This is an optimization exercise on Yosys and OpenROAD, whose aim is small area, not a production implementation. In this exercise RTL edits were held to simulation tests only and were not proved equivalent to the original. Some runs may be left out. An edit can pass the tests and still lose a function that they never use.

==> config.mk <==
export PLATFORM = sky130hd
export DESIGN_NAME = spi_master
export DESIGN_NICKNAME = spi_master
export VERILOG_FILES = /design/flow/design.v
export SDC_FILE = /design/flow/constraint.sdc
export NUM_CORES = 4
export LEC_CHECK = 0
export CAP_MARGIN = 20
export CORE_MARGIN = 2
export CORE_UTILIZATION = 40
export SLEW_MARGIN = 20
==> constraint.sdc <==
create_clock -name core_clock -period 5.0 [get_ports {clk_in}]
set_input_delay 1.0000 -clock core_clock [delete_from_list [all_inputs] [get_ports {clk_in}]]
set_output_delay 1.0000 -clock core_clock [all_outputs]
set_load 0.01 [all_outputs]
==> design.v <==
`timescale 1ns / 1ps
module spi_master #( parameter integer DIV_COEF = 0 ) (
    input               clk_in,          
    input               nrst,            
    input               request,         
    input   [4:0]       nbits,           
    input  [31:0]       mosi_data,       
    output [31:0]       miso_data,       
    output              ready,           
    output              spi_oe,          
    output              spi_csn,         
    output              spi_sck,         
    output              spi_mosi,        
    output              spi_mosi_oe,     
    input               spi_mosi_in,     
    input               spi_miso         
);
    localparam PROFILE = "3W __";
    localparam
        STATE_Idle = 0,
        STATE_Run = 1,
        STATE_High = 2,
        STATE_Low = 3,
        STATE_Finish = 4,
        STATE_End = 5,
        STATE_Config = 6;
    reg [2:0] state;
    reg csnff;
    reg sckff;
    reg mosiff;
    reg readyff;
    reg [31:0] mosi_reg;
    reg [31:0] miso_reg;
    reg [4:0] nbits_reg;
    reg [4:0] bit_counter;
    reg oe;
    reg rd;
    reg spi3w;
    reg rd_tri;
    assign spi_mosi_oe = !(!oe || (spi3w && rd_tri));
    assign spi_mosi = mosiff;
    assign ready = readyff;
    assign miso_data = miso_reg;
    assign spi_oe = oe;
    assign spi_csn = csnff;
    assign spi_sck = sckff;
    localparam integer div_coef_i = (DIV_COEF == 0) ? 10000 : DIV_COEF - 1;
    localparam [15:0] div_coef_ = div_coef_i[15:0];
    reg divider_out;
    reg [15:0] divider;
    reg [15:0] div_coef;
    reg configure;
    always @(posedge clk_in) begin
        if (!nrst || configure) begin
            divider <= 0;
            divider_out <= 0;
            if (!nrst) begin
                div_coef <= div_coef_;
            end
            if (nrst && configure) begin
                div_coef <= (nbits == 5'd0) && (mosi_data[31] && mosi_data[23]) ? mosi_data[15:0] : div_coef;
            end
        end else begin
            if (divider <= div_coef) begin
                divider <= divider + 16'd1;
                divider_out <= 0;
            end else begin
                divider <= 0;
                divider_out <= 1;
            end
        end
    end
    always @(posedge clk_in) begin
        if (!nrst) begin
            rd_tri <= 0;
            spi3w <= 0;
            configure <= 0;
            oe <= 0;
            rd <= 0;
            csnff <= 1;
            sckff <= 1;
            mosiff <= 1;
            readyff <= 0;
            mosi_reg <= 0;
            miso_reg <= 0;
            nbits_reg <= 0;
            bit_counter <= 0;
            state <= STATE_Idle;
        end else begin
            case (state)
                STATE_Idle: begin
                    configure <= 0;
                    csnff <= 1;
                    sckff <= 1;
                    mosiff <= 1;
                    if (request) begin
                        if (nbits == 5'd0) begin
                            spi3w <= (nbits == 5'd0) && (mosi_data[31] && mosi_data[24]) ? mosi_data[16] : spi3w;
                            configure <= 1;      
                        end else begin
                            oe <= 1;
                            mosi_reg <= mosi_data;
                            nbits_reg <= nbits;
                            bit_counter <= nbits;
                            csnff <= 0;
                            readyff <= 0;
                            state <= STATE_Run;
                        end
                    end
                end
                STATE_Run: begin
                    if (nbits_reg == 5'd31) begin
                        rd <= mosi_reg[31];
                        state <= STATE_High;
                    end else begin
                        mosi_reg <= mosi_reg << 1;
                        nbits_reg <= nbits_reg + 5'd1;
                    end
                end
                STATE_High: if (divider_out) begin
                    sckff <= 0;
                    mosiff <= mosi_reg[31];
                    state <= STATE_Low;
                        if (bit_counter == (nbits - 5'd8)) begin
                            if (spi3w && rd) begin
                                rd_tri <= 1;
                            end
                        end
                end
                STATE_Low: if (divider_out) begin
                    sckff <= 1;
                    miso_reg <= {miso_reg[30:0], spi3w ? spi_mosi_in : rd ? spi_miso : 1'b0};
                    if (bit_counter == 5'd0) begin
                        state <= STATE_Finish;
                    end else begin
                        bit_counter <= bit_counter - 5'd1;
                        mosi_reg <= mosi_reg << 1;
                        state <= STATE_High;
                    end
                end
                STATE_Finish: if (divider_out) begin
                    csnff <= 1;
                    state <= STATE_End;
                end
                STATE_End: if (divider_out) begin
                    readyff <= 1;
                    rd <= 0;
                    oe <= 0;
                    rd_tri <= 0;
                    state <= STATE_Idle;
                end
            endcase
        end
    end
endmodule
==> run.sh <==
#!/bin/bash
# synth_recipe.tcl (not shown) runs the flow's synth.tcl, then flattens the netlist and writes it again
# the make line also repeats each setting of config.mk as NAME=value (left out here)
make -C /OpenROAD-flow-scripts/flow DESIGN_CONFIG=/design/flow/config.mk WORK_HOME=/design/flow/orfs CLKGATE_MAP_FILE= SYNTH_SCRIPT=/design/flow/synth_recipe.tcl finish
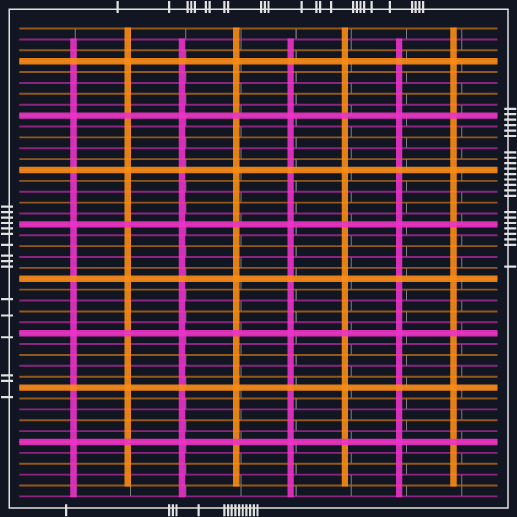
(run_1/floorplan.png)
Scale: 4 px per µm. Pins as bars on the die edge. Tap cells in gray.
net	color
VDD	orange
VSS	magenta
met1 rails	44
signal pins	80

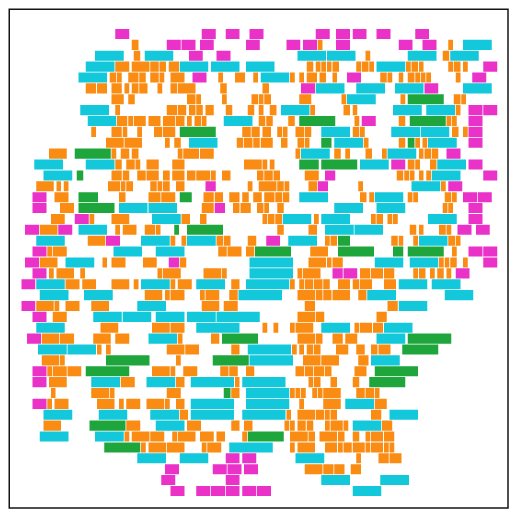
(run_1/class_map.png)
Scale: 4 px per µm.
class	color	cells	share of their area
clock drivers and dummy loads	green	32	9.2%
registers	cyan	119	36%
remaining buffers and delay cells	magenta	85	12%
remaining logic cells	orange	479	43%

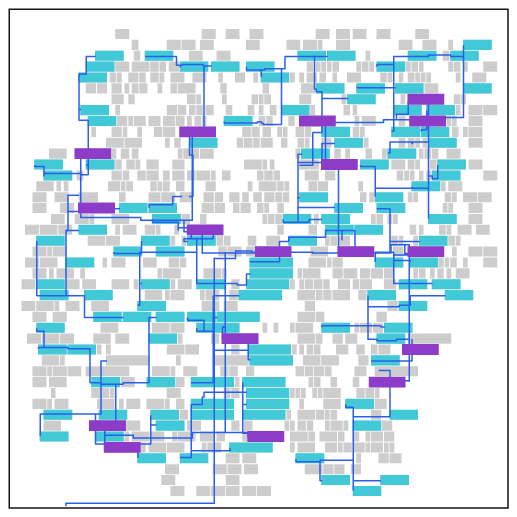
(run_1/clock_wires.png)
Scale: 4 px per µm.
[clock-net drivers] purple | count: 17
[flip-flops] cyan | count: 119
[clock wires] blue | length: 1,610 µm
flops lie	widely spread

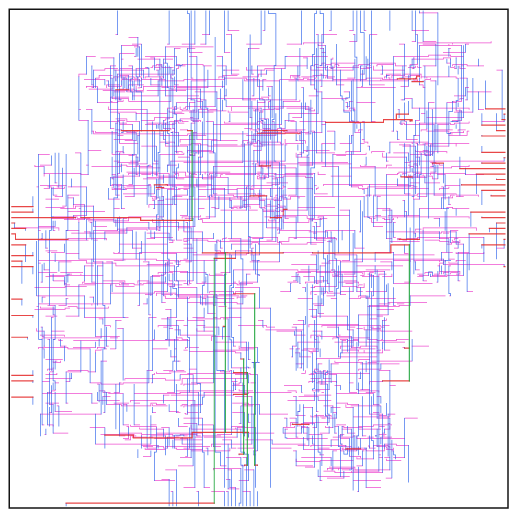
(run_1/layers.png)
Scale: 4 px per µm.
layer	color	wire length
M1	magenta	5,830 µm
M2	blue	6,180 µm
M3	red	480 µm
M4	green	252 µm

==> impl_metrics.env, run 1 <==
export IMPL_rrSetupSlack_ns=2.08
export IMPL_wl_met3_um=480
export IMPL_seq_share_pct=34.8
export IMPL_cts_resized=0
export IMPL_rr_endpoint="mosi_reg[13]"
export IMPL_grt_pass1_vias=4344
export IMPL_ys_seq_area_share_pct=43.9
export IMPL_critPathMaxFanout=16
export IMPL_hold_end="miso_reg[31]"
export IMPL_ios=80
export IMPL_final_cell_mix="dfxtp_1, nand2_1, clkdlybuf4s50_1"
export IMPL_grt_pass1_wl_um=21200
export IMPL_routed_via_density=5.22
export IMPL_cts_max_path_buffers=2
export IMPL_ys_types=48
export IMPL_layout_nonclk_buf_share_pct=11.5
export IMPL_status="finished clean"
export IMPL_die_h_um=124
export IMPL_cts_root_buf="clkbuf_16"
export IMPL_maxCapViolCount=0
export IMPL_syn_nets=705
export IMPL_final_setup_tns_ns=0
export IMPL_synth_area_per_cell_um2=9.05
export IMPL_syn_instance_count=640
export IMPL_clockNetworkAreaShare_pct=8.90
export IMPL_multi_input_area_um2=2950
export IMPL_row_count=43
export IMPL_final_nets=767
export IMPL_max_stage_delay_ns=0.65
export IMPL_seq_cells=119
export IMPL_cts_hold_buf=0
export IMPL_core_um2=14000
export IMPL_drv_slew=0
export IMPL_critPathLaunch="nbits[1]"
export IMPL_grt_max_degree=65
export IMPL_fin_crit_ns=2.99
export IMPL_synth_area_um2=5790
export IMPL_ys_top_cells_by_count="dfxtp_1, nand2_1, a21oi_1"
export IMPL_syn2layout_area_growth_pct=26.0
export IMPL_nClkBuffers=21
export IMPL_worstSetupEndpointType="flip-flop"
export IMPL_wl_met1_um=5830
export IMPL_final_common_cell="dfxtp_1"
export IMPL_yosys_area_top_type="dfxtp_1"
export IMPL_dp_slack_ns=1.58
export IMPL_crit_chain="clkdlybuf4s50_1 -> or4_1 -> nor2_1 -> a41o_1"
export IMPL_antenna_found_initial=0
export IMPL_clk_pin_slew_ns=0.05
export IMPL_vias=4676
export IMPL_crit_buf_inv=1
export IMPL_fin_cells=895
export IMPL_routedWlPerCell_um=14.2
export IMPL_relSlewSlack_pct=50.2
export IMPL_timing_hold_ws_ns=0.457
export IMPL_dp_hpwl_um=8790
export IMPL_gr_max_usage_layer="met2"
export IMPL_synth_top_cell_area_share_pct=35.6
export IMPL_worstSetupPathDepth=4
export IMPL_postLayoutCoreUtil_pct=52.2
export IMPL_synth_compound_area_share_pct=18.1
export IMPL_setup_violations=0
export IMPL_synth_top_family_by_area="simple AND/OR/NAND/NOR gates"
export IMPL_biggestCellCategory="multi-input combinational cells"
export IMPL_stdcell_area_um2=7300
export IMPL_dr_pass1_iters=7
export IMPL_ys_ff_latch=119
export IMPL_hold_class="flip-flop to flip-flop"
export IMPL_n_all_buffers=85
export IMPL_overflow=0
export IMPL_reg2regPathDepth=7
export IMPL_grt_util_met3_pct=4.12
export IMPL_inverters=25
export IMPL_setup_slack_ns=2.01
export IMPL_met2_wirelength_um=6180
export IMPL_drive_gt1_share_pct=10.9
export IMPL_slowest_stage="a41o_1"
export IMPL_yosys_area_share_simple_pct=18.9
export IMPL_cts_tree="yes"
export IMPL_htreeDepth=4
export IMPL_routabilityCongestion=0.868
export IMPL_die_w_um=124
export IMPL_nMultiInputCombCells=454
export IMPL_crit_path_start_kind="input pin"
export IMPL_synth_area_mux_share_pct=5.88
export IMPL_rr_startpoint="state[0]"
export IMPL_port_buffers=79
export IMPL_hp_start="miso_reg[30]"
==> run_1/cts.png <==
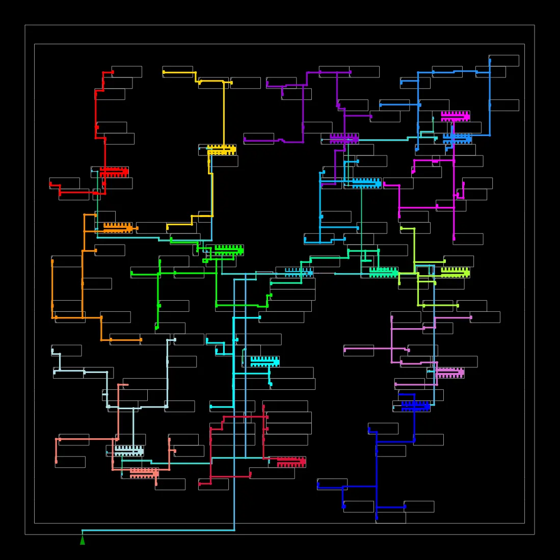

==> run 1 -> run 2 <==
==> design.v (replaced) <==
`timescale 1ns / 1ps
module spi_master #( parameter integer DIV_COEF = 0 ) (
    input               clk_in,          
    input               nrst,            
    input               request,         
    input   [4:0]       nbits,           
    input  [31:0]       mosi_data,       
    output [31:0]       miso_data,       
    output              ready,           
    output              spi_oe,          
    output              spi_csn,         
    output              spi_sck,         
    output              spi_mosi,        
    output              spi_mosi_oe,     
    input               spi_mosi_in,     
    input               spi_miso         
);
    localparam integer div_coef_i = (DIV_COEF == 0) ? 10000 : DIV_COEF - 1;
    localparam [15:0] div_coef_ = div_coef_i[15:0];
    localparam [2:0]
        S_IDLE0  = 3'd0,     
        S_IDLE1  = 3'd1,     
        S_RUN    = 3'd2,     
        S_FIRST  = 3'd3,     
        S_HIGH   = 3'd4,
        S_LOW    = 3'd5,
        S_FINISH = 3'd6,
        S_END    = 3'd7;
    reg [2:0]  state;
    reg [4:0]  cnt;          
    reg [31:0] miso_reg;
    reg        rd;
    reg        rd_tri;
    reg        spi3w;
    wire idle = (state == S_IDLE0) || (state == S_IDLE1);
    wire cfg_req = request && (nbits == 5'd0);
    wire mosi_bit = mosi_data[cnt];
    assign ready = (state == S_IDLE1);
    assign spi_oe = !idle;
    assign spi_csn = idle || (state == S_END);
    assign spi_sck = (state != S_LOW);
    assign spi_mosi = (state == S_RUN || state == S_FIRST) ? 1'b1 : mosi_bit;
    assign spi_mosi_oe = !idle && !(spi3w && rd_tri);
    assign miso_data = miso_reg;
    reg [15:0] divider;
    reg [15:0] div_coef;
    reg configure;
    wire div_hit = (divider == div_coef);
    wire tick = &divider;    
    always @(posedge clk_in) begin
        if (!nrst)
            div_coef <= div_coef_;
        else if (configure && (nbits == 5'd0) && mosi_data[31] && mosi_data[23])
            div_coef <= mosi_data[15:0];
        if (!nrst || configure || div_hit)
            divider <= 16'hFFFF;
        else
            divider <= divider + 16'd1;
    end
    always @(posedge clk_in) begin
        if (!nrst) begin
            configure <= 1'b0;
            spi3w <= 1'b0;
            state <= S_IDLE0;
        end else begin
            configure <= idle && cfg_req;
            if (idle && cfg_req && mosi_data[31] && mosi_data[24])
                spi3w <= mosi_data[16];
            case (state)
                S_IDLE0, S_IDLE1: if (request && !cfg_req) state <= S_RUN;
                S_RUN:    if (cnt == nbits) state <= S_FIRST;
                S_FIRST:  if (tick) state <= S_LOW;
                S_HIGH:   if (tick) state <= S_LOW;
                S_LOW:    if (tick) state <= (cnt == 5'd0) ? S_FINISH : S_HIGH;
                S_FINISH: if (tick) state <= S_END;
                S_END:    if (tick) state <= S_IDLE1;
            endcase
        end
    end
    always @(posedge clk_in) begin
        case (state)
            S_IDLE0, S_IDLE1: begin
                cnt <= 5'd31;
                rd_tri <= 1'b0;
            end
            S_RUN: begin
                if (cnt == nbits)
                    rd <= mosi_bit;
                else
                    cnt <= cnt - 5'd1;
            end
            S_HIGH: if (tick) begin
                cnt <= cnt - 5'd1;
                if (cnt == nbits - 5'd7 && spi3w && rd)
                    rd_tri <= 1'b1;
            end
            S_LOW: if (tick)
                miso_reg <= {miso_reg[30:0], spi3w ? spi_mosi_in : rd ? spi_miso : 1'b0};
            default: ;
        endcase
    end
endmodule
==> flow/run.sh (new file) <==
#!/bin/bash
# Standard ORFS layout (standard.sh) with two changes:
#  - port buffers use the smallest buffer cell (buffer_ports -buffer_cell)
#  - CTS does not insert dummy loads
set -euo pipefail
export BUFFER_PORTS_ARGS="-buffer_cell sky130_fd_sc_hd__buf_1"
export CTS_ARGS="-sink_clustering_enable -repair_clock_nets -dont_use_dummy_load"
bash standard.sh > standard.log 2>&1
==> standard.sh (new file) <==
#!/bin/bash
# synth_recipe.tcl (not shown) runs the flow's synth.tcl, then flattens the netlist and writes it again
# the make line also repeats each setting of config.mk as NAME=value (left out here)
make -C /OpenROAD-flow-scripts/flow DESIGN_CONFIG=/design/flow/config.mk WORK_HOME=/design/flow/orfs CLKGATE_MAP_FILE= SYNTH_SCRIPT=/design/flow/synth_recipe.tcl "${@:-finish}"
removed: run.sh
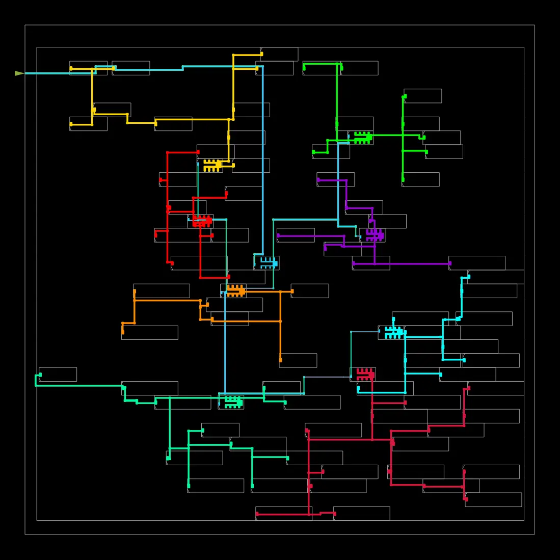
(run_2/cts.png)
# clock sinks: 76
CTS HTree Levels: 3
Clock Root Buffer: clkbuf_8
seq_cells: 76
Num CTS Buffers: 9

==> impl_metrics.env, run 2 <==
export IMPL_postLayoutCoreUtil_pct=46.8
export IMPL_gr_max_usage_layer="met2"
export IMPL_clk_latency_ns=0.35
export IMPL_critPathCapture="spi_mosi"
export IMPL_synth_area_mux_share_pct=4.66
export IMPL_setup_slack_ns=1.57
export IMPL_synth_top_family_by_area="simple AND/OR/NAND/NOR gates"
export IMPL_relSlewSlack_pct=35.2
export IMPL_stdcell_area_um2=4130
export IMPL_inverters=9
export IMPL_die_h_um=99.6
export IMPL_synth_edf_count=39
export IMPL_routabilityCongestion=0.783
export IMPL_crit_path_start_kind="flip-flop"
export IMPL_grt_util_met3_pct=3.02
export IMPL_drive_gt1_share_pct=7.23
export IMPL_syn_nets=388
export IMPL_rrSetupSlack_ns=2.48
export IMPL_grt_max_degree=33
export IMPL_fill_cells=838
export IMPL_final_cell_mix="buf_1, nand2_1, edfxtp_1"
export IMPL_required_ns=4.00
export IMPL_maxCapViolCount=0
export IMPL_status="finished clean"
export IMPL_cts_hold_buf=0
export IMPL_nClkBuffers=9
export IMPL_critPathLaunch="cnt[0]"
export IMPL_worstSetupPathDepth=6
export IMPL_port_buffers=79
export IMPL_wl_met3_um=426
export IMPL_yosys_top_cells_area="edfxtp_1, dfxtp_1, nand2_1"
export IMPL_fin_crit_ns=3.43
export IMPL_cts_tree="yes"
export IMPL_synth_area_um2=3650
export IMPL_dp_hpwl_um=5690
export IMPL_final_common_cell="buf_1"
export IMPL_final_seq_area_um2=1910
export IMPL_wl_met1_um=3640
export IMPL_rr_endpoint="cnt[1]"
export IMPL_dp_slack_ns=1.89
export IMPL_rr_startpoint="divider[0]"
export IMPL_crit_type="flip-flop to output pin"
export IMPL_slowest_stage="edfxtp_1"
export IMPL_seq_share_pct=46.3
export IMPL_core_um2=8810
export IMPL_clk_pin_slew_ns=0.09
export IMPL_ys_top_cells_by_count="nand2_1, edfxtp_1, dfxtp_1"
export IMPL_grt_pass1_vias=2529
export IMPL_multi_input_area_um2=1610
export IMPL_cts_max_path_buffers=2
export IMPL_crit_buf_inv=1
export IMPL_ys_types=54
export IMPL_synth_top_cell_area_share_pct=32.1
export IMPL_biggestCellCategory="registers"
export IMPL_layout_nonclk_buf_share_pct=7.55
export IMPL_routed_via_density=5.24
export IMPL_reg2regPathDepth=5
export IMPL_max_stage_delay_ns=0.98
export IMPL_timing_hold_ws_ns=0.430
export IMPL_vias=2743
export IMPL_critPathMaxFanout=21
export IMPL_routedWlPerCell_um=14.6
export IMPL_syn_instance_count=341
export IMPL_syn2layout_area_growth_pct=12.9
export IMPL_n_all_buffers=81
export IMPL_antenna_found_initial=0
export IMPL_nMultiInputCombCells=240
export IMPL_fin_cells=523
export IMPL_dr_pass1_iters=4
export IMPL_die_w_um=99.6
export IMPL_clockNetworkAreaShare_pct=3.00
export IMPL_hold_end="miso_reg[31]"
export IMPL_grt_pass1_wl_um=12400
export IMPL_hold_class="flip-flop to flip-flop"
export IMPL_dpl_cell_area_um2=4000
export IMPL_drv_slew=0
export IMPL_synth_area_per_cell_um2=10.7
export IMPL_setup_violations=0
export IMPL_worstSetupEndpointType="output pin"
export IMPL_overflow=0
export IMPL_ios=80
export IMPL_yosys_area_share_simple_pct=19.3
export IMPL_routed_top_layer="met4"
export IMPL_crit_chain="mux2i_1 -> a22oi_1 -> and3_1 -> a31oi_1 -> nand4_1 -> buf_1"
export IMPL_yosys_area_top_type="edfxtp_1"
export IMPL_final_setup_tns_ns=0
export IMPL_final_nets=464
export IMPL_ys_ff_latch=76
export IMPL_fin_skew_ns=0.0285
export IMPL_synth_compound_area_share_pct=9.59
export IMPL_hp_start="miso_reg[30]"
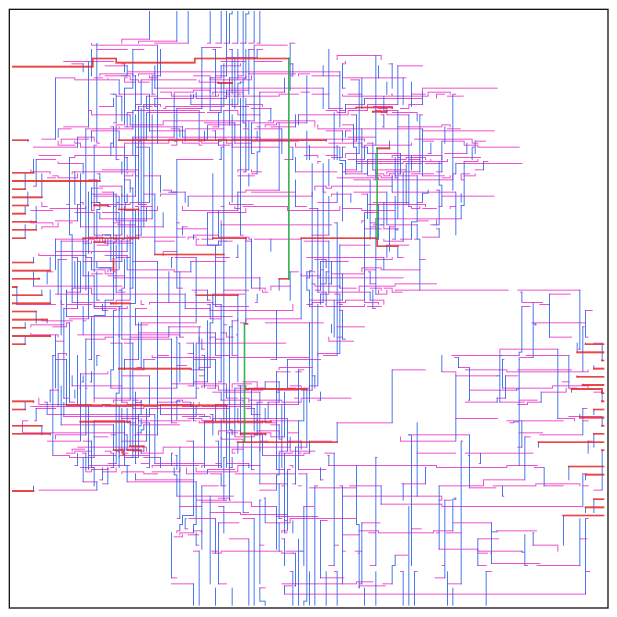
(run_2/layers.png)
Scale: 6 px per µm.
layer	color	wire length
M3	red	426 µm
M4	green	71.4 µm
M1	magenta	3,640 µm
M2	blue	3,500 µm

==> run 2 -> run 3 <==
--- a/flow/run.sh
+++ b/flow/run.sh
@@ -5,4 +5,4 @@
 set -euo pipefail
 export BUFFER_PORTS_ARGS="-buffer_cell sky130_fd_sc_hd__buf_1"
-export CTS_ARGS="-sink_clustering_enable -repair_clock_nets -dont_use_dummy_load"
+export CTS_ARGS="-sink_clustering_enable -repair_clock_nets -dont_use_dummy_load -buf_list sky130_fd_sc_hd__clkbuf_8"
 bash standard.sh > standard.log 2>&1
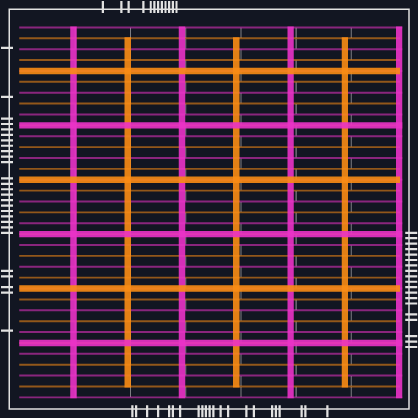
(run_3/floorplan.png)
Scale: 4 px per µm. Pins as bars on the die edge. Tap cells in gray.
net	color
VSS	magenta
VDD	orange
signal pins	80
met5 straps	6

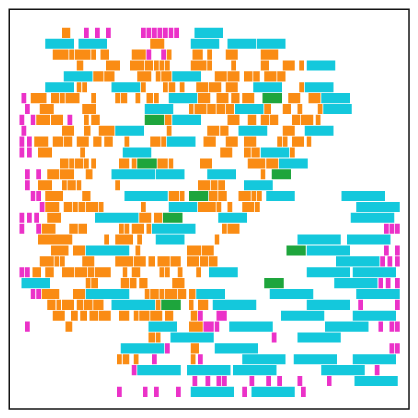
(run_3/class_map.png)
Scale: 4 px per µm.
class	color	cells	share of their area
registers	cyan	76	48%
remaining buffers and delay cells	magenta	81	7.8%
remaining logic cells	orange	249	41%
clock-net drivers	green	9	3.1%

==> impl_metrics.env, run 3 <==
export IMPL_grt_pass1_wl_um=12400
export IMPL_hold_end="miso_reg[31]"
export IMPL_postLayoutCoreUtil_pct=46.8
export IMPL_routed_top_layer="met4"
export IMPL_crit_type="flip-flop to output pin"
export IMPL_worstSetupPathDepth=6
export IMPL_overflow=0
export IMPL_arrival_ns=2.43
export IMPL_hp_start="miso_reg[30]"
export IMPL_synth_edf_count=39
export IMPL_synth_most_common_cell="nand2_1"
export IMPL_clockNetworkAreaShare_pct=3.00
export IMPL_fin_skew_ns=0.0285
export IMPL_wl_met3_um=426
export IMPL_grt_max_degree=33
export IMPL_nMultiInputCombCells=240
export IMPL_dp_slack_ns=1.89
export IMPL_die_w_um=99.6
export IMPL_biggestCellCategory="registers"
export IMPL_ys_types=54
export IMPL_layout_nonclk_buf_share_pct=7.55
export IMPL_cts_resized=0
export IMPL_crit_buf_inv=1
export IMPL_cts_tree="yes"
export IMPL_ios=80
export IMPL_grt_pass1_vias=2529
export IMPL_synth_area_um2=3650
export IMPL_synth_area_per_cell_um2=10.7
export IMPL_clk_latency_ns=0.35
export IMPL_largest_reg_flops=32
export IMPL_n_all_buffers=81
export IMPL_rr_startpoint="divider[0]"
export IMPL_rsz0062_at_grt="false"
export IMPL_timing_hold_ws_ns=0.430
export IMPL_yosys_area_top_type="edfxtp_1"
export IMPL_ys_top_cells_by_count="nand2_1, edfxtp_1, dfxtp_1"
export IMPL_cts_sinks=76
export IMPL_maxCapViolCount=0
export IMPL_port_buffers=79
export IMPL_max_stage_delay_ns=0.98
export IMPL_nClkBuffers=9
export IMPL_required_ns=4.00
export IMPL_clk_pin_slew_ns=0.09
export IMPL_final_cell_mix="buf_1, nand2_1, edfxtp_1"
export IMPL_yosys_top_cells_area="edfxtp_1, dfxtp_1, nand2_1"
export IMPL_gr_max_usage_layer="met2"
export IMPL_final_antenna_net_count=0
export IMPL_crit_path_start_kind="flip-flop"
export IMPL_row_count=34
export IMPL_routedWlPerCell_um=14.6
export IMPL_multi_input_area_um2=1610
export IMPL_setup_slack_ns=1.57
export IMPL_inverters=9
export IMPL_dpl_cell_area_um2=4000
export IMPL_final_common_cell="buf_1"
export IMPL_drt_iter0_markers=82
export IMPL_seq_cells=76
export IMPL_critPathCapture="spi_mosi"
export IMPL_vias=2743
export IMPL_antenna_found_initial=0
export IMPL_worstSetupEndpointType="output pin"
export IMPL_status="finished clean"
export IMPL_critPathLaunch="cnt[0]"
export IMPL_grt_util_met3_pct=3.02
export IMPL_setup_violations=0
export IMPL_htreeDepth=3
export IMPL_hold_class="flip-flop to flip-flop"
export IMPL_drive_gt1_share_pct=7.23
export IMPL_routed_via_density=5.24
export IMPL_reg2regPathDepth=5
export IMPL_synth_compound_area_share_pct=9.59
export IMPL_final_setup_tns_ns=0
export IMPL_routabilityCongestion=0.783
export IMPL_syn_nets=388
export IMPL_rrSetupSlack_ns=2.48
export IMPL_fill_cells=838
export IMPL_slowest_stage="edfxtp_1"
export IMPL_cts_buffers=9
export IMPL_cts_hold_buf=0
export IMPL_seq_share_pct=46.3
export IMPL_final_seq_area_um2=1910
export IMPL_synth_area_mux_share_pct=4.66
export IMPL_stdcell_area_um2=4130
export IMPL_syn2layout_area_growth_pct=12.9
export IMPL_ys_ff_latch=76
export IMPL_final_nets=464
export IMPL_fin_crit_ns=3.43
export IMPL_core_um2=8810
export IMPL_synth_top_cell_area_share_pct=32.1
export IMPL_cts_root_buf="clkbuf_8"
export IMPL_fin_cells=523
export IMPL_yosys_area_share_simple_pct=19.3
export IMPL_met2_wirelength_um=3500
export IMPL_drv_slew=0
export IMPL_ys_seq_area_share_pct=52.3
==> run_3/clock_wires.png <==
Scale: 4 px per µm.
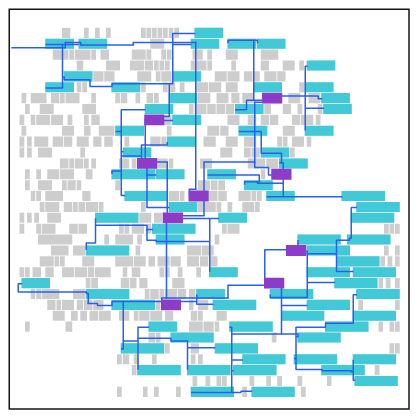

==> run 3 -> run 4 <==
==> run.sh (new file) <==
#!/bin/bash
# synth_recipe.tcl (not shown) runs the flow's synth.tcl, then flattens the netlist and writes it again
# the make line also repeats each setting of config.mk as NAME=value (left out here)
make -C /OpenROAD-flow-scripts/flow DESIGN_CONFIG=/design/flow/config.mk WORK_HOME=/design/flow/orfs CLKGATE_MAP_FILE= SYNTH_SCRIPT=/design/flow/synth_recipe.tcl finish
removed: flow/run.sh
removed: standard.sh
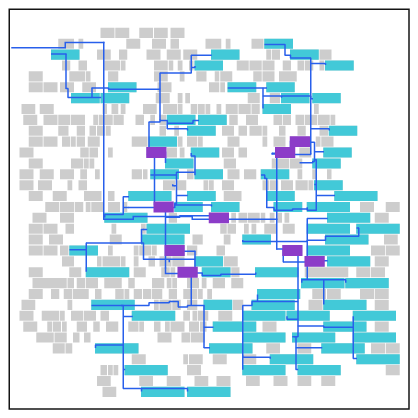
(run_4/clock_wires.png)
Scale: 4 px per µm.
[clock-net drivers] purple | count: 9
[flip-flops] cyan | count: 76
[clock wires] blue | length: 878 µm
routed clock nets	10

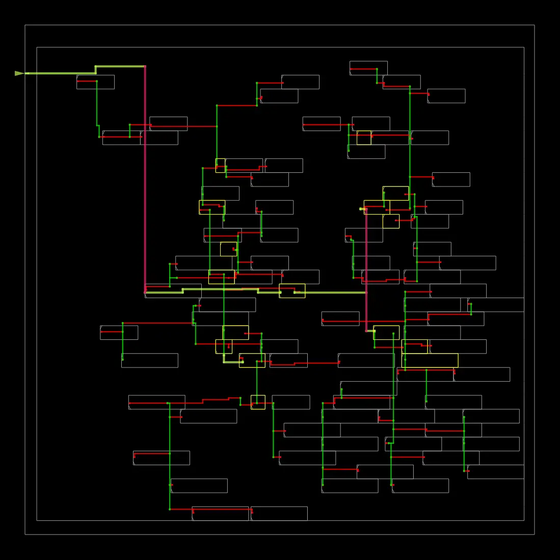
(run_4/clock_nets.png)
CLK BUF: 9
clock latency (worst-skew pair): 0.33 ns

==> impl_metrics.env, run 4 <==
export IMPL_stdcell_area_um2=4700
export IMPL_cts_resized=0
export IMPL_final_cell_mix="clkdlybuf4s50_1, nand2_1, edfxtp_1"
export IMPL_final_antenna_net_count=0
export IMPL_wl_met3_um=316
export IMPL_dpl_cell_area_um2=4500
export IMPL_timing_hold_ws_ns=0.449
export IMPL_status="finished clean"
export IMPL_row_count=34
export IMPL_synth_area_um2=3650
export IMPL_routed_top_layer="met4"
export IMPL_rsz0062_at_grt="false"
export IMPL_synth_most_common_cell="nand2_1"
export IMPL_grt_pass1_wl_um=12900
export IMPL_overflow=0
export IMPL_setup_slack_ns=1.25
export IMPL_inverters=9
export IMPL_setup_violations=0
export IMPL_ys_ff_latch=76
export IMPL_synth_top_cell_area_share_pct=32.1
export IMPL_routedWlPerCell_um=14.9
export IMPL_antenna_found_initial=0
export IMPL_syn2layout_area_growth_pct=28.8
export IMPL_worstSetupPathDepth=7
export IMPL_syn_nets=388
export IMPL_seq_cells=76
export IMPL_synth_edf_count=39
export IMPL_dp_hpwl_um=5920
export IMPL_grt_util_met3_pct=3.87
export IMPL_nMultiInputCombCells=240
export IMPL_crit_type="input pin to output pin"
export IMPL_drv_slew=0
export IMPL_critPathLaunch="mosi_data[15]"
export IMPL_reg2regPathDepth=5
export IMPL_yosys_area_top_type="edfxtp_1"
export IMPL_hold_depth=1
export IMPL_crit_buf_inv=2
export IMPL_n_all_buffers=82
export IMPL_cts_buffers=9
export IMPL_drt_iter0_markers=92
export IMPL_synth_top_family_by_area="simple AND/OR/NAND/NOR gates"
export IMPL_clk_pin_slew_ns=0.08
export IMPL_synth_xor_area_share_pct=8.63
export IMPL_fin_skew_ns=0.0117
export IMPL_ys_seq_area_share_pct=52.3
export IMPL_met2_wirelength_um=3620
export IMPL_wl_met1_um=3940
export IMPL_cts_tree="yes"
export IMPL_required_ns=4.00
export IMPL_drive_gt1_share_pct=8.98
export IMPL_multi_input_area_um2=1610
export IMPL_core_um2=8810
export IMPL_biggestCellCategory="registers"
export IMPL_grt_pass1_vias=2662
export IMPL_final_seq_area_um2=1910
export IMPL_cts_sinks=76
export IMPL_port_buffers=79
export IMPL_fill_cells=831
export IMPL_syn_instance_count=341
export IMPL_ios=80
export IMPL_yosys_top_cells_area="edfxtp_1, dfxtp_1, nand2_1"
export IMPL_clockNetworkAreaShare_pct=4.26
export IMPL_synth_area_per_cell_um2=10.7
export IMPL_fin_cells=531
export IMPL_maxCapViolCount=0
export IMPL_routabilityCongestion=0.835
export IMPL_htreeDepth=3
export IMPL_grt_max_degree=33
export IMPL_vias=2704
export IMPL_hp_start="divider[0]"
export IMPL_cts_root_buf="clkbuf_8"
export IMPL_postLayoutCoreUtil_pct=53.4
export IMPL_critPathMaxFanout=2
export IMPL_rr_endpoint="cnt[3]"
export IMPL_rrSetupSlack_ns=2.44
export IMPL_final_setup_tns_ns=0
export IMPL_dr_pass1_iters=4
export IMPL_crit_chain="clkdlybuf4s50_1 -> mux2i_1 -> a311oi_1 -> and3_1 -> a31oi_1 -> nand4_1 -> clkdlybuf4s50_1"
export IMPL_final_nets=465
export IMPL_seq_share_pct=40.6
export IMPL_hold_end="divider[0]"
export IMPL_gr_max_usage_layer="met2"
export IMPL_hold_class="flip-flop to flip-flop"
export IMPL_grt_usage_pct=16.5
export IMPL_yosys_area_share_simple_pct=19.3
export IMPL_fin_crit_ns=3.75
export IMPL_cts_max_path_buffers=2
export IMPL_final_common_cell="clkdlybuf4s50_1"
export IMPL_arrival_ns=2.75
export IMPL_worstSetupEndpointType="output pin"
export IMPL_die_w_um=99.6
export IMPL_critPathCapture="spi_mosi"
export IMPL_max_stage_delay_ns=0.54
export IMPL_largest_reg_flops=32
export IMPL_relSlewSlack_pct=39.8
export IMPL_dp_slack_ns=1.29
export IMPL_die_h_um=99.6
export IMPL_slowest_stage="clkdlybuf4s50_1"
==> run_4/layers.png <==
Scale: 6 px per µm.
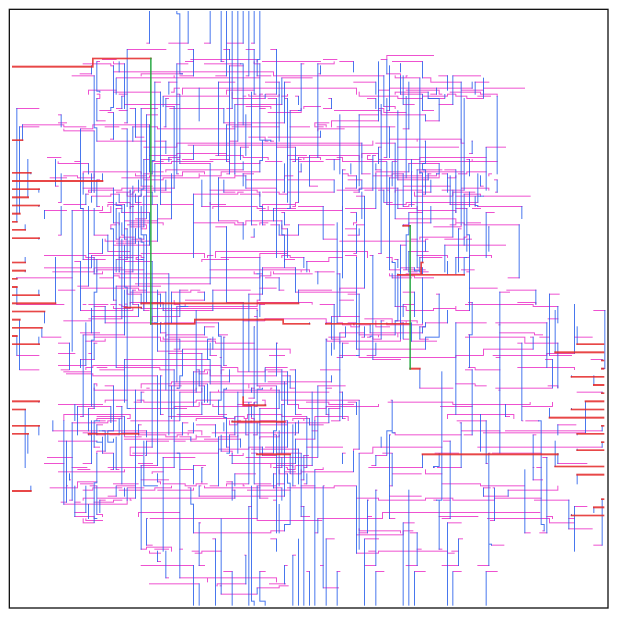

==> run 4 -> run 5 <==
--- a/design.v
+++ b/design.v
@@ -31,5 +31,4 @@
     reg [31:0] miso_reg;
     reg        rd;
-    reg        rd_tri;
     reg        spi3w;
     wire idle = (state == S_IDLE0) || (state == S_IDLE1);
@@ -41,20 +40,22 @@
     assign spi_sck = (state != S_LOW);
     assign spi_mosi = (state == S_RUN || state == S_FIRST) ? 1'b1 : mosi_bit;
-    assign spi_mosi_oe = !idle && !(spi3w && rd_tri);
+    wire rd_tri = ({1'b0, cnt} + 6'd8 <= {1'b0, nbits});
+    assign spi_mosi_oe = !idle && !(spi3w && rd && rd_tri);
     assign miso_data = miso_reg;
     reg [15:0] divider;
     reg [15:0] div_coef;
+    reg divider_out;
     reg configure;
-    wire div_hit = (divider == div_coef);
-    wire tick = &divider;    
+    wire [15:0] coef_d = !nrst ? div_coef_ :
+        (configure && (nbits == 5'd0) && mosi_data[31] && mosi_data[23]) ? mosi_data[15:0] : div_coef;
+    wire wrap = &divider;
+    wire tick = divider_out;
     always @(posedge clk_in) begin
-        if (!nrst)
-            div_coef <= div_coef_;
-        else if (configure && (nbits == 5'd0) && mosi_data[31] && mosi_data[23])
-            div_coef <= mosi_data[15:0];
-        if (!nrst || configure || div_hit)
-            divider <= 16'hFFFF;
+        div_coef <= coef_d;
+        if (!nrst || configure || wrap)
+            divider <= coef_d;
         else
-            divider <= divider + 16'd1;
+            divider <= divider - 16'd1;
+        divider_out <= nrst && !configure && wrap;
     end
     always @(posedge clk_in) begin
@@ -82,5 +83,4 @@
             S_IDLE0, S_IDLE1: begin
                 cnt <= 5'd31;
-                rd_tri <= 1'b0;
             end
             S_RUN: begin
@@ -90,9 +90,6 @@
                     cnt <= cnt - 5'd1;
             end
-            S_HIGH: if (tick) begin
+            S_HIGH: if (tick)
                 cnt <= cnt - 5'd1;
-                if (cnt == nbits - 5'd7 && spi3w && rd)
-                    rd_tri <= 1'b1;
-            end
             S_LOW: if (tick)
                 miso_reg <= {miso_reg[30:0], spi3w ? spi_mosi_in : rd ? spi_miso : 1'b0};
==> flow/run.sh (new file) <==
#!/bin/bash
# Standard ORFS layout (standard.sh) with smaller port buffers and a
# CTS without dummy loads.
set -euo pipefail
export BUFFER_PORTS_ARGS="-buffer_cell sky130_fd_sc_hd__buf_1"
export CTS_ARGS="-sink_clustering_enable -repair_clock_nets -dont_use_dummy_load -buf_list sky130_fd_sc_hd__clkbuf_16 -sink_clustering_size 40 -sink_clustering_max_diameter 200"
bash standard.sh > standard.log 2>&1
==> standard.sh (new file) <==
#!/bin/bash
# synth_recipe.tcl (not shown) runs the flow's synth.tcl, then flattens the netlist and writes it again
# the make line also repeats each setting of config.mk as NAME=value (left out here)
make -C /OpenROAD-flow-scripts/flow DESIGN_CONFIG=/design/flow/config.mk WORK_HOME=/design/flow/orfs CLKGATE_MAP_FILE= SYNTH_SCRIPT=/design/flow/synth_recipe.tcl "${@:-finish}"
removed: run.sh
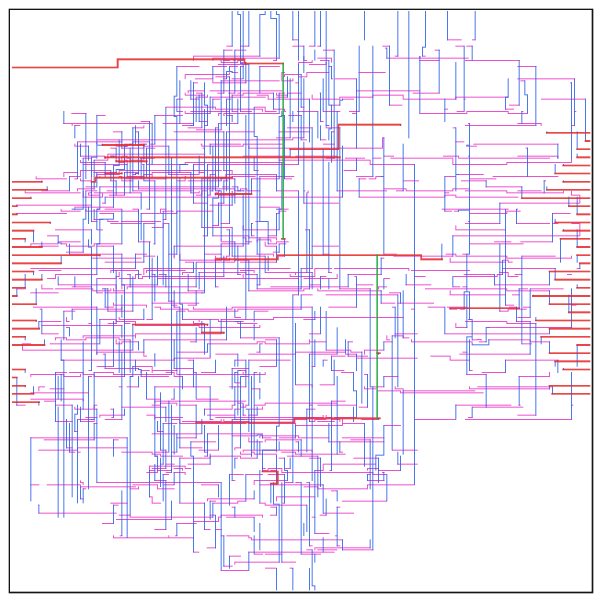
(run_5/layers.png)
Scale: 6 px per µm.
layer	color	wire length
M1	magenta	3,690 µm
M3	red	514 µm
M4	green	56.4 µm
M2	blue	3,240 µm

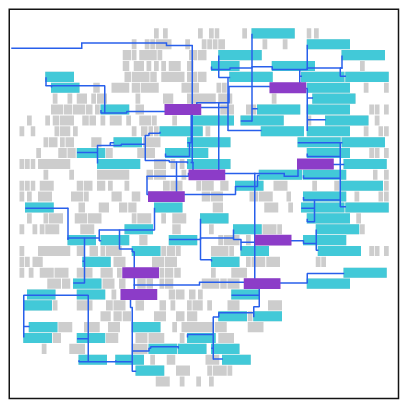
(run_5/clock_wires.png)
Scale: 4 px per µm.
[clock-net drivers] purple | count: 9
[flip-flops] cyan | count: 76
[clock wires] blue | length: 904 µm
routed clock nets	10

==> impl_metrics.env, run 5 <==
export IMPL_status="finished clean"
export IMPL_crit_chain="buf_1 -> inv_1 -> fa_1 -> nand2b_1 -> a21oi_1 -> o22ai_1 -> a31oi_1 -> buf_1"
export IMPL_largest_reg_flops=32
export IMPL_routed_top_layer="met4"
export IMPL_core_um2=8300
export IMPL_final_seq_area_um2=1900
export IMPL_cts_tree="yes"
export IMPL_ys_ff_latch=76
export IMPL_overflow=0
export IMPL_fin_crit_ns=3.43
export IMPL_port_buffers=79
export IMPL_ys_types=47
export IMPL_slowest_stage="fa_1"
export IMPL_setup_violations=0
export IMPL_crit_type="input pin to output pin"
export IMPL_grt_pass1_vias=2405
export IMPL_cts_resized=0
export IMPL_layout_nonclk_buf_share_pct=7.83
export IMPL_required_ns=4.00
export IMPL_wl_met3_um=514
export IMPL_ys_top_cells_by_count="dfxtp_1, edfxtp_1, nor2_1"
export IMPL_grt_pass1_wl_um=12400
export IMPL_cts_max_path_buffers=2
export IMPL_worstSetupEndpointType="output pin"
export IMPL_cts_root_buf="clkbuf_16"
export IMPL_cts_sinks=76
export IMPL_grt_usage_pct=16.5
export IMPL_drive_gt1_share_pct=8.29
export IMPL_postLayoutCoreUtil_pct=49.1
export IMPL_syn2layout_area_growth_pct=17.8
export IMPL_routabilityCongestion=0.817
export IMPL_syn_nets=347
export IMPL_clk_latency_ns=0.33
export IMPL_reg2regPathDepth=8
export IMPL_dp_slack_ns=1.60
export IMPL_critPathCapture="spi_mosi_oe"
export IMPL_die_h_um=97.0
export IMPL_rrSetupSlack_ns=2.64
export IMPL_hold_class="flip-flop to flip-flop"
export IMPL_met2_wirelength_um=3240
export IMPL_grt_max_degree=33
export IMPL_nMultiInputCombCells=193
export IMPL_seq_share_pct=46.7
export IMPL_timing_hold_ws_ns=0.445
export IMPL_ios=80
export IMPL_maxCapViolCount=0
export IMPL_dr_pass1_iters=4
export IMPL_vias=2497
export IMPL_critPathLaunch="nbits[4]"
export IMPL_synth_area_per_cell_um2=11.7
export IMPL_hold_depth=0
export IMPL_seq_cells=76
export IMPL_hp_start="miso_reg[17]"
export IMPL_antenna_found_initial=0
export IMPL_biggestCellCategory="registers"
export IMPL_die_w_um=97.0
export IMPL_arrival_ns=2.43
export IMPL_n_all_buffers=82
export IMPL_rsz0062_at_grt="false"
export IMPL_synth_edf_count=38
export IMPL_grt_util_met3_pct=4.77
export IMPL_rr_endpoint="cnt[3]"
export IMPL_routed_via_density=5.21
export IMPL_setup_slack_ns=1.57
export IMPL_multi_input_area_um2=1440
export IMPL_crit_path_start_kind="input pin"
export IMPL_worstSetupPathDepth=8
export IMPL_htreeDepth=3
export IMPL_gr_max_usage_layer="met2"
export IMPL_synth_xor_area_share_pct=4.81
export IMPL_row_count=33
export IMPL_drv_slew=0
export IMPL_syn_instance_count=295
export IMPL_crit_buf_inv=3
==> run_5/cts.png <==
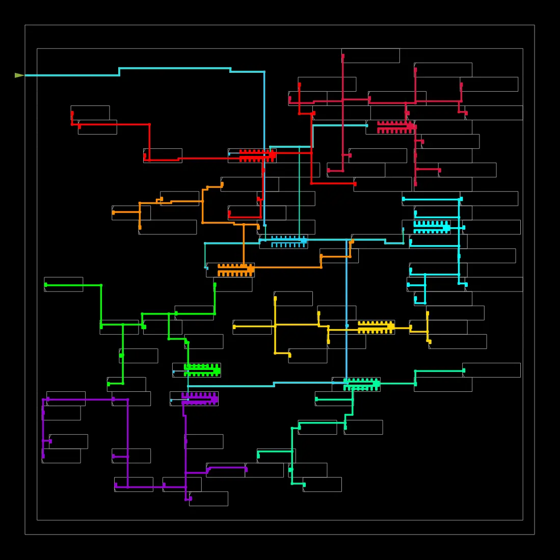

==> run 5 -> run 6 <==
==> flow/run.sh (replaced) <==
#!/bin/bash
# Standard ORFS layout (standard.sh) with smaller port buffers and a
# CTS without dummy loads.
set -euo pipefail
export BUFFER_PORTS_ARGS="-buffer_cell sky130_fd_sc_hd__buf_1"
export CTS_ARGS="-sink_clustering_enable -repair_clock_nets -dont_use_dummy_load -buf_list sky130_fd_sc_hd__clkbuf_4 -root_buf sky130_fd_sc_hd__clkbuf_8"
bash standard.sh > standard.log 2>&1
--- a/config.mk
+++ b/config.mk
@@ -8,4 +8,4 @@
 export CAP_MARGIN = 20
 export CORE_MARGIN = 2
-export CORE_UTILIZATION = 40
+export CORE_UTILIZATION = 65
 export SLEW_MARGIN = 20
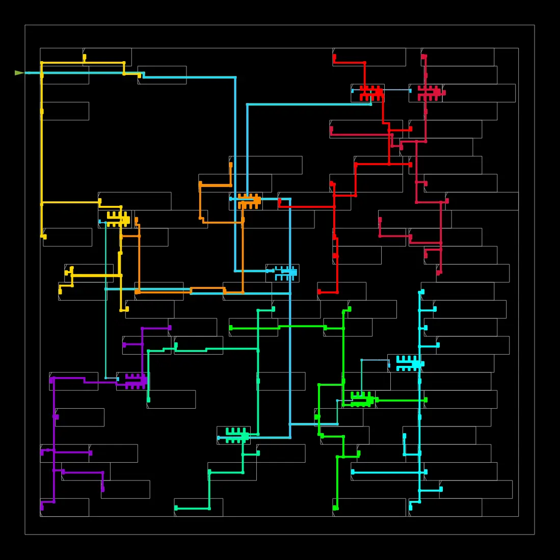
(run_6/cts.png)

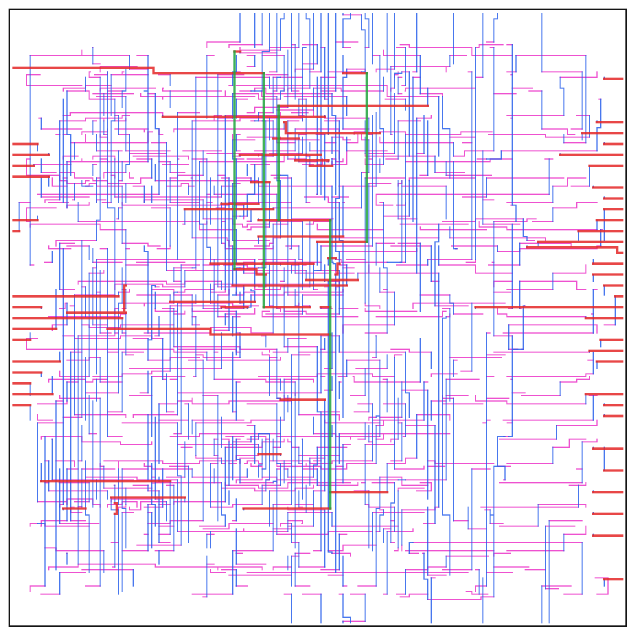
(run_6/layers.png)
Scale: 8 px per µm.
layer	color	wire length
M3	red	518 µm
M1	magenta	3,230 µm
M4	green	128 µm
M2	blue	3,400 µm

==> impl_metrics.env, run 6 <==
export IMPL_antenna_found_initial=0
export IMPL_clk_pin_slew_ns=0.07
export IMPL_overflow=0
export IMPL_grt_usage_pct=26.6
export IMPL_cts_resized=0
export IMPL_synth_area_mux_share_pct=13.4
export IMPL_syn_instance_count=295
export IMPL_multi_input_area_um2=1440
export IMPL_clockNetworkAreaShare_pct=3.16
export IMPL_synth_top_cell_area_share_pct=33.0
export IMPL_routedWlPerCell_um=16.4
export IMPL_fin_skew_ns=0.0116
export IMPL_timing_hold_ws_ns=0.446
export IMPL_hp_start="miso_reg[29]"
export IMPL_wl_met3_um=518
export IMPL_ys_types=47
export IMPL_relSlewSlack_pct=29.0
export IMPL_final_cell_mix="buf_1, edfxtp_1, dfxtp_1"
export IMPL_core_um2=5110
export IMPL_critPathLaunch="cnt[0]"
export IMPL_routed_via_density=5.73
export IMPL_rrSetupSlack_ns=2.21
export IMPL_grt_max_degree=33
export IMPL_crit_type="flip-flop to output pin"
export IMPL_yosys_top_cells_area="edfxtp_1, dfxtp_1, mux2i_1"
export IMPL_cts_buffers=9
export IMPL_wl_met1_um=3230
export IMPL_yosys_area_top_type="edfxtp_1"
export IMPL_synth_compound_area_share_pct=5.21
export IMPL_synth_area_um2=3460
export IMPL_synth_xor_area_share_pct=4.81
export IMPL_ios=80
export IMPL_cts_root_buf="clkbuf_8"
export IMPL_required_ns=4.00
export IMPL_crit_path_start_kind="flip-flop"
export IMPL_fill_cells=388
export IMPL_gr_max_usage_layer="met2"
export IMPL_final_seq_area_um2=1900
export IMPL_die_w_um=76.9
export IMPL_reg2regPathDepth=7
export IMPL_worstSetupPathDepth=6
export IMPL_syn_nets=347
export IMPL_rr_endpoint="cnt[3]"
export IMPL_cts_max_path_buffers=2
export IMPL_setup_violations=0
export IMPL_status="finished clean"
export IMPL_dp_slack_ns=1.55
export IMPL_final_nets=427
export IMPL_met2_wirelength_um=3400
export IMPL_synth_edf_count=38
export IMPL_syn2layout_area_growth_pct=13.4
==> run_6/clock_wires.png <==
Scale: 6 px per µm.
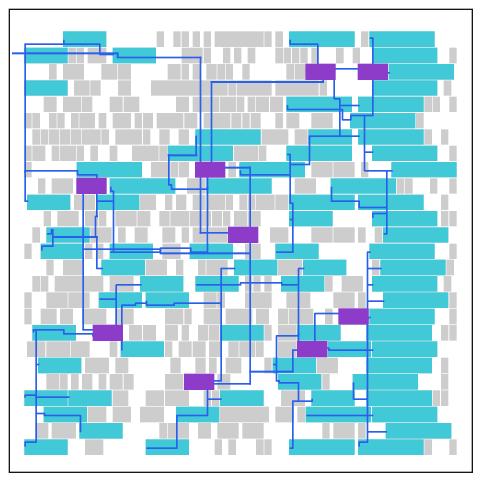

==> run 6 -> run 7 <==
==> flow/run.sh (replaced) <==
#!/bin/bash
# Standard ORFS layout (standard.sh) with smaller port buffers and a
# CTS without dummy loads.
set -euo pipefail
export BUFFER_PORTS_ARGS="-buffer_cell sky130_fd_sc_hd__buf_1"
export CTS_ARGS="-sink_clustering_enable -repair_clock_nets -dont_use_dummy_load -buf_list sky130_fd_sc_hd__clkbuf_8 -sink_clustering_size 25 -sink_clustering_max_diameter 100"
bash standard.sh > standard.log 2>&1
--- a/config.mk
+++ b/config.mk
@@ -8,4 +8,4 @@
 export CAP_MARGIN = 20
 export CORE_MARGIN = 2
-export CORE_UTILIZATION = 65
+export CORE_UTILIZATION = 40
 export SLEW_MARGIN = 20
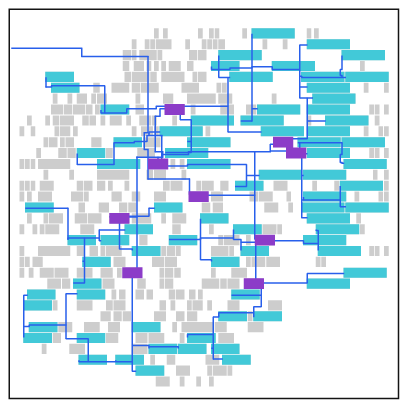
(run_7/clock_wires.png)
Scale: 4 px per µm.
[flip-flops] cyan | count: 76
[clock wires] blue | length: 893 µm
[clock-net drivers] purple | count: 9
flops lie	widely spread

==> impl_metrics.env, run 7 <==
export IMPL_routed_via_density=5.20
export IMPL_status="finished clean"
export IMPL_wl_met3_um=448
export IMPL_final_antenna_net_count=0
export IMPL_crit_type="input pin to output pin"
export IMPL_biggestCellCategory="registers"
export IMPL_fin_skew_ns=0.0199
export IMPL_cts_max_path_buffers=2
export IMPL_synth_area_per_cell_um2=11.7
export IMPL_slowest_stage="fa_1"
export IMPL_seq_share_pct=47.9
export IMPL_gr_max_usage_layer="met2"
export IMPL_synth_area_mux_share_pct=13.4
export IMPL_syn2layout_area_growth_pct=14.9
export IMPL_synth_top_family_by_area="simple AND/OR/NAND/NOR gates"
export IMPL_ios=80
export IMPL_routabilityCongestion=0.817
export IMPL_clk_latency_ns=0.34
export IMPL_crit_chain="buf_1 -> inv_1 -> fa_1 -> nand2b_1 -> a21oi_1 -> o22ai_1 -> a31oi_1 -> buf_1"
export IMPL_yosys_area_share_simple_pct=14.5
export IMPL_ys_seq_area_share_pct=55.0
export IMPL_fill_cells=784
export IMPL_synth_xor_area_share_pct=4.81
export IMPL_inverters=14
export IMPL_synth_compound_area_share_pct=5.21
export IMPL_dr_pass1_iters=4
export IMPL_crit_buf_inv=3
export IMPL_ys_top_cells_by_count="dfxtp_1, edfxtp_1, nor2_1"
export IMPL_fin_cells=479
export IMPL_setup_slack_ns=1.58
export IMPL_required_ns=4.00
export IMPL_cts_root_buf="clkbuf_8"
export IMPL_yosys_area_top_type="edfxtp_1"
export IMPL_nClkBuffers=9
export IMPL_layout_nonclk_buf_share_pct=8.03
export IMPL_synth_top_cell_area_share_pct=33.0
export IMPL_largest_reg_flops=32
export IMPL_die_w_um=97.0
export IMPL_syn_instance_count=295
export IMPL_fin_crit_ns=3.42
export IMPL_hold_class="flip-flop to flip-flop"
export IMPL_rsz0062_at_grt="false"
export IMPL_dp_slack_ns=1.60
export IMPL_cts_tree="yes"
export IMPL_tightest_slew_ns=1.07
export IMPL_vias=2489
export IMPL_die_h_um=97.0
export IMPL_ys_ff_latch=76
export IMPL_yosys_top_cells_area="edfxtp_1, dfxtp_1, mux2i_1"
export IMPL_final_common_cell="buf_1"
export IMPL_final_seq_area_um2=1900
export IMPL_cts_resized=0
export IMPL_ys_types=47
export IMPL_synth_area_um2=3460
export IMPL_critPathMaxFanout=4
export IMPL_critPathCapture="spi_mosi_oe"
export IMPL_routedWlPerCell_um=15.7
export IMPL_clockNetworkAreaShare_pct=3.12
export IMPL_clk_pin_slew_ns=0.06
export IMPL_final_setup_tns_ns=0
export IMPL_cts_sinks=76
export IMPL_n_all_buffers=82
export IMPL_drt_iter0_markers=98
export IMPL_grt_util_met3_pct=3.97
export IMPL_row_count=33
export IMPL_timing_hold_ws_ns=0.447
export IMPL_arrival_ns=2.42
export IMPL_reg2regPathDepth=8
export IMPL_met2_wirelength_um=3210
export IMPL_multi_input_area_um2=1440
export IMPL_cts_hold_buf=0
export IMPL_stdcell_area_um2=3970
export IMPL_dpl_cell_area_um2=3850
export IMPL_rr_startpoint="cnt[0]"
export IMPL_rr_endpoint="cnt[3]"
export IMPL_core_um2=8300
export IMPL_critPathLaunch="nbits[4]"
export IMPL_grt_max_degree=33
export IMPL_dp_hpwl_um=5510
export IMPL_rrSetupSlack_ns=2.65
export IMPL_worstSetupEndpointType="output pin"
export IMPL_routed_top_layer="met4"
export IMPL_synth_edf_count=38
export IMPL_hp_start="miso_reg[17]"
export IMPL_drv_slew=0
export IMPL_antenna_found_initial=0
export IMPL_grt_pass1_vias=2439
export IMPL_dp_cells=470
export IMPL_seq_cells=76
export IMPL_grt_pass1_wl_um=12300
export IMPL_hold_depth=0
export IMPL_postLayoutCoreUtil_pct=47.9
export IMPL_syn_nets=347
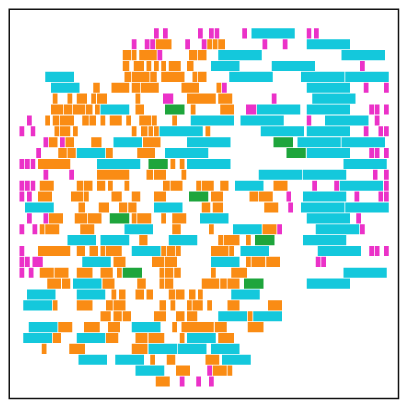
(run_7/class_map.png)
Scale: 4 px per µm.
class	color	cells	share of their area
registers	cyan	76	50%
remaining buffers and delay cells	magenta	82	8.3%
clock-net drivers	green	9	3.2%
remaining logic cells	orange	207	39%


==> screenshots <==
Clock nets.
panel A
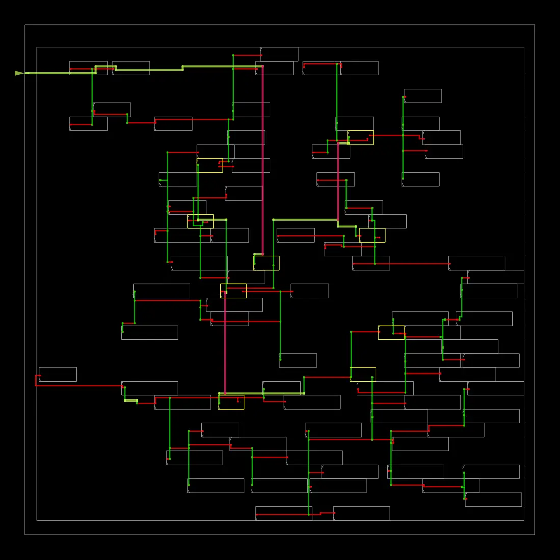
panel B
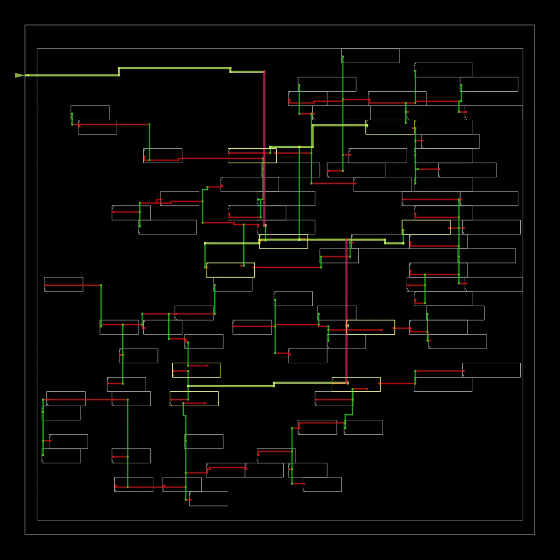
panel C
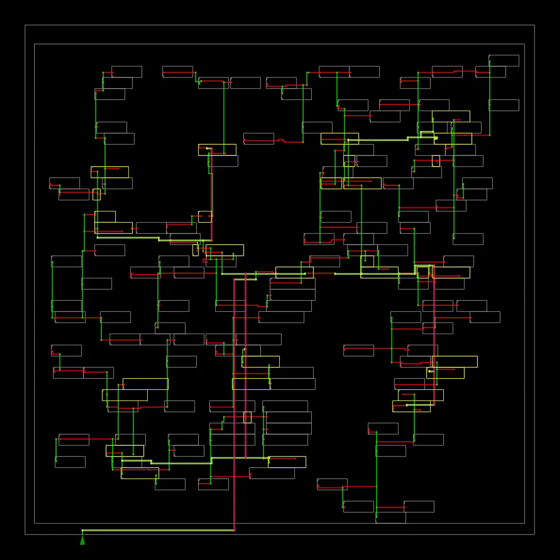
panel D
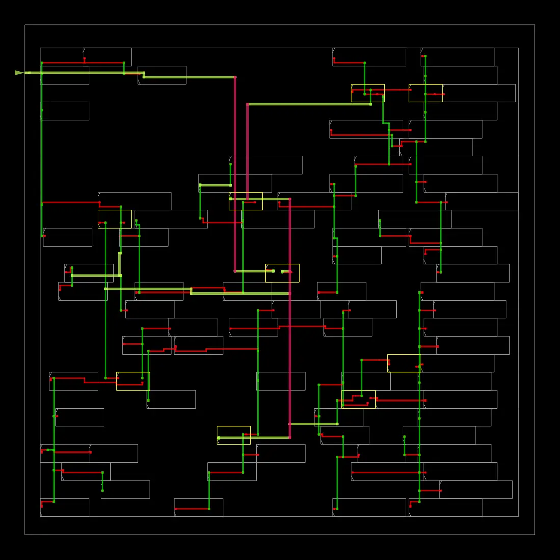
panel A -> run 3
panel B -> run 5
panel D -> run 6
panel C -> run 1
The one with the most sequential cells is panel C.
The one with the most clock buffers is panel C.


==> notes/layouts.md <==
Pictures saved along the way, in no particular order.

Floorplan with the power grid.
(a)
Scale: 4 px per µm. Pins as bars on the die edge. Tap cells in gray.
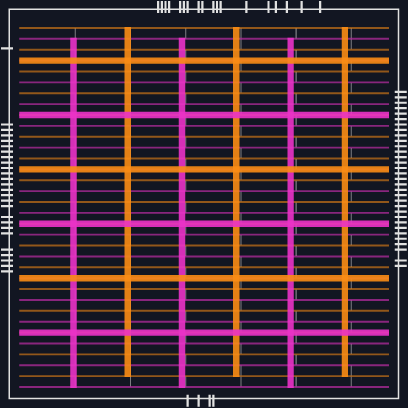
(b)
Scale: 6 px per µm. Pins as bars on the die edge. Tap cells in gray.
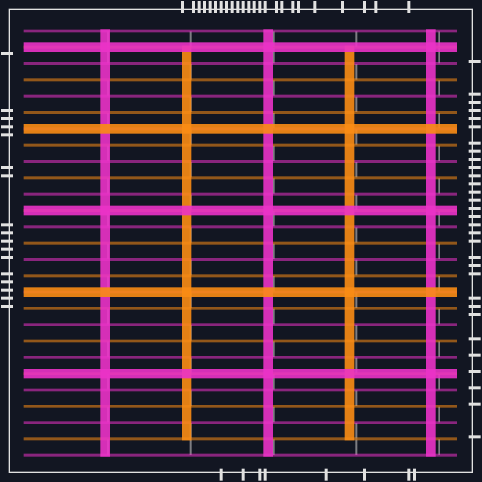
run 5 -> (a)
run 6 -> (b)

## what the ideal ports hide
No port has a modelled driver above. Below, the same layouts with a new extraction and two added sets of constraints. Step 1 sets driving cells, clkbuf_16 on the clock port and buf_2 on the other inputs (assumed; they add their load-dependent delay and slew). Step 2 times the ports against the registers' clock, not the clock port: input delays grow and output delays shrink by t, the midpoint of the rising clock arrivals with the driver on. Slacks: ideal / step 1 / step 2; pairs: ideal / step 1.
| run | t (ns) | slack for setup (ns) | worst register clock-pin slew, ns | worst slew at a driven data input, ns |
|---|---|---|---|---|
| run 1 | 0.451 | 2.012 / 2.029 / 1.578 | 0.06 / 0.06 | 0.06 |
| run 2 | 0.364 | 1.573 / 1.541 / 1.905 | 0.09 / 0.09 | 0.03 |
| run 3 | 0.364 | 1.573 / 1.541 / 1.905 | 0.09 / 0.09 | 0.03 |
| run 4 | 0.360 | 1.255 / 1.234 / 1.234 | 0.09 / 0.09 | 0.04 |
| run 5 | 0.356 | 1.574 / 1.548 / 1.548 | 0.06 / 0.06 | 0.05 |
| run 6 | 0.368 | 1.301 / 1.271 / 1.498 | 0.07 / 0.07 | 0.04 |
| run 7 | 0.364 | 1.584 / 1.557 / 1.557 | 0.08 / 0.08 | 0.04 |
After both steps setup and hold are still met in every run listed. The setup slack of run 1, which loses most, moves by +0.017 ns with the drivers and by -0.434 ns with both steps.
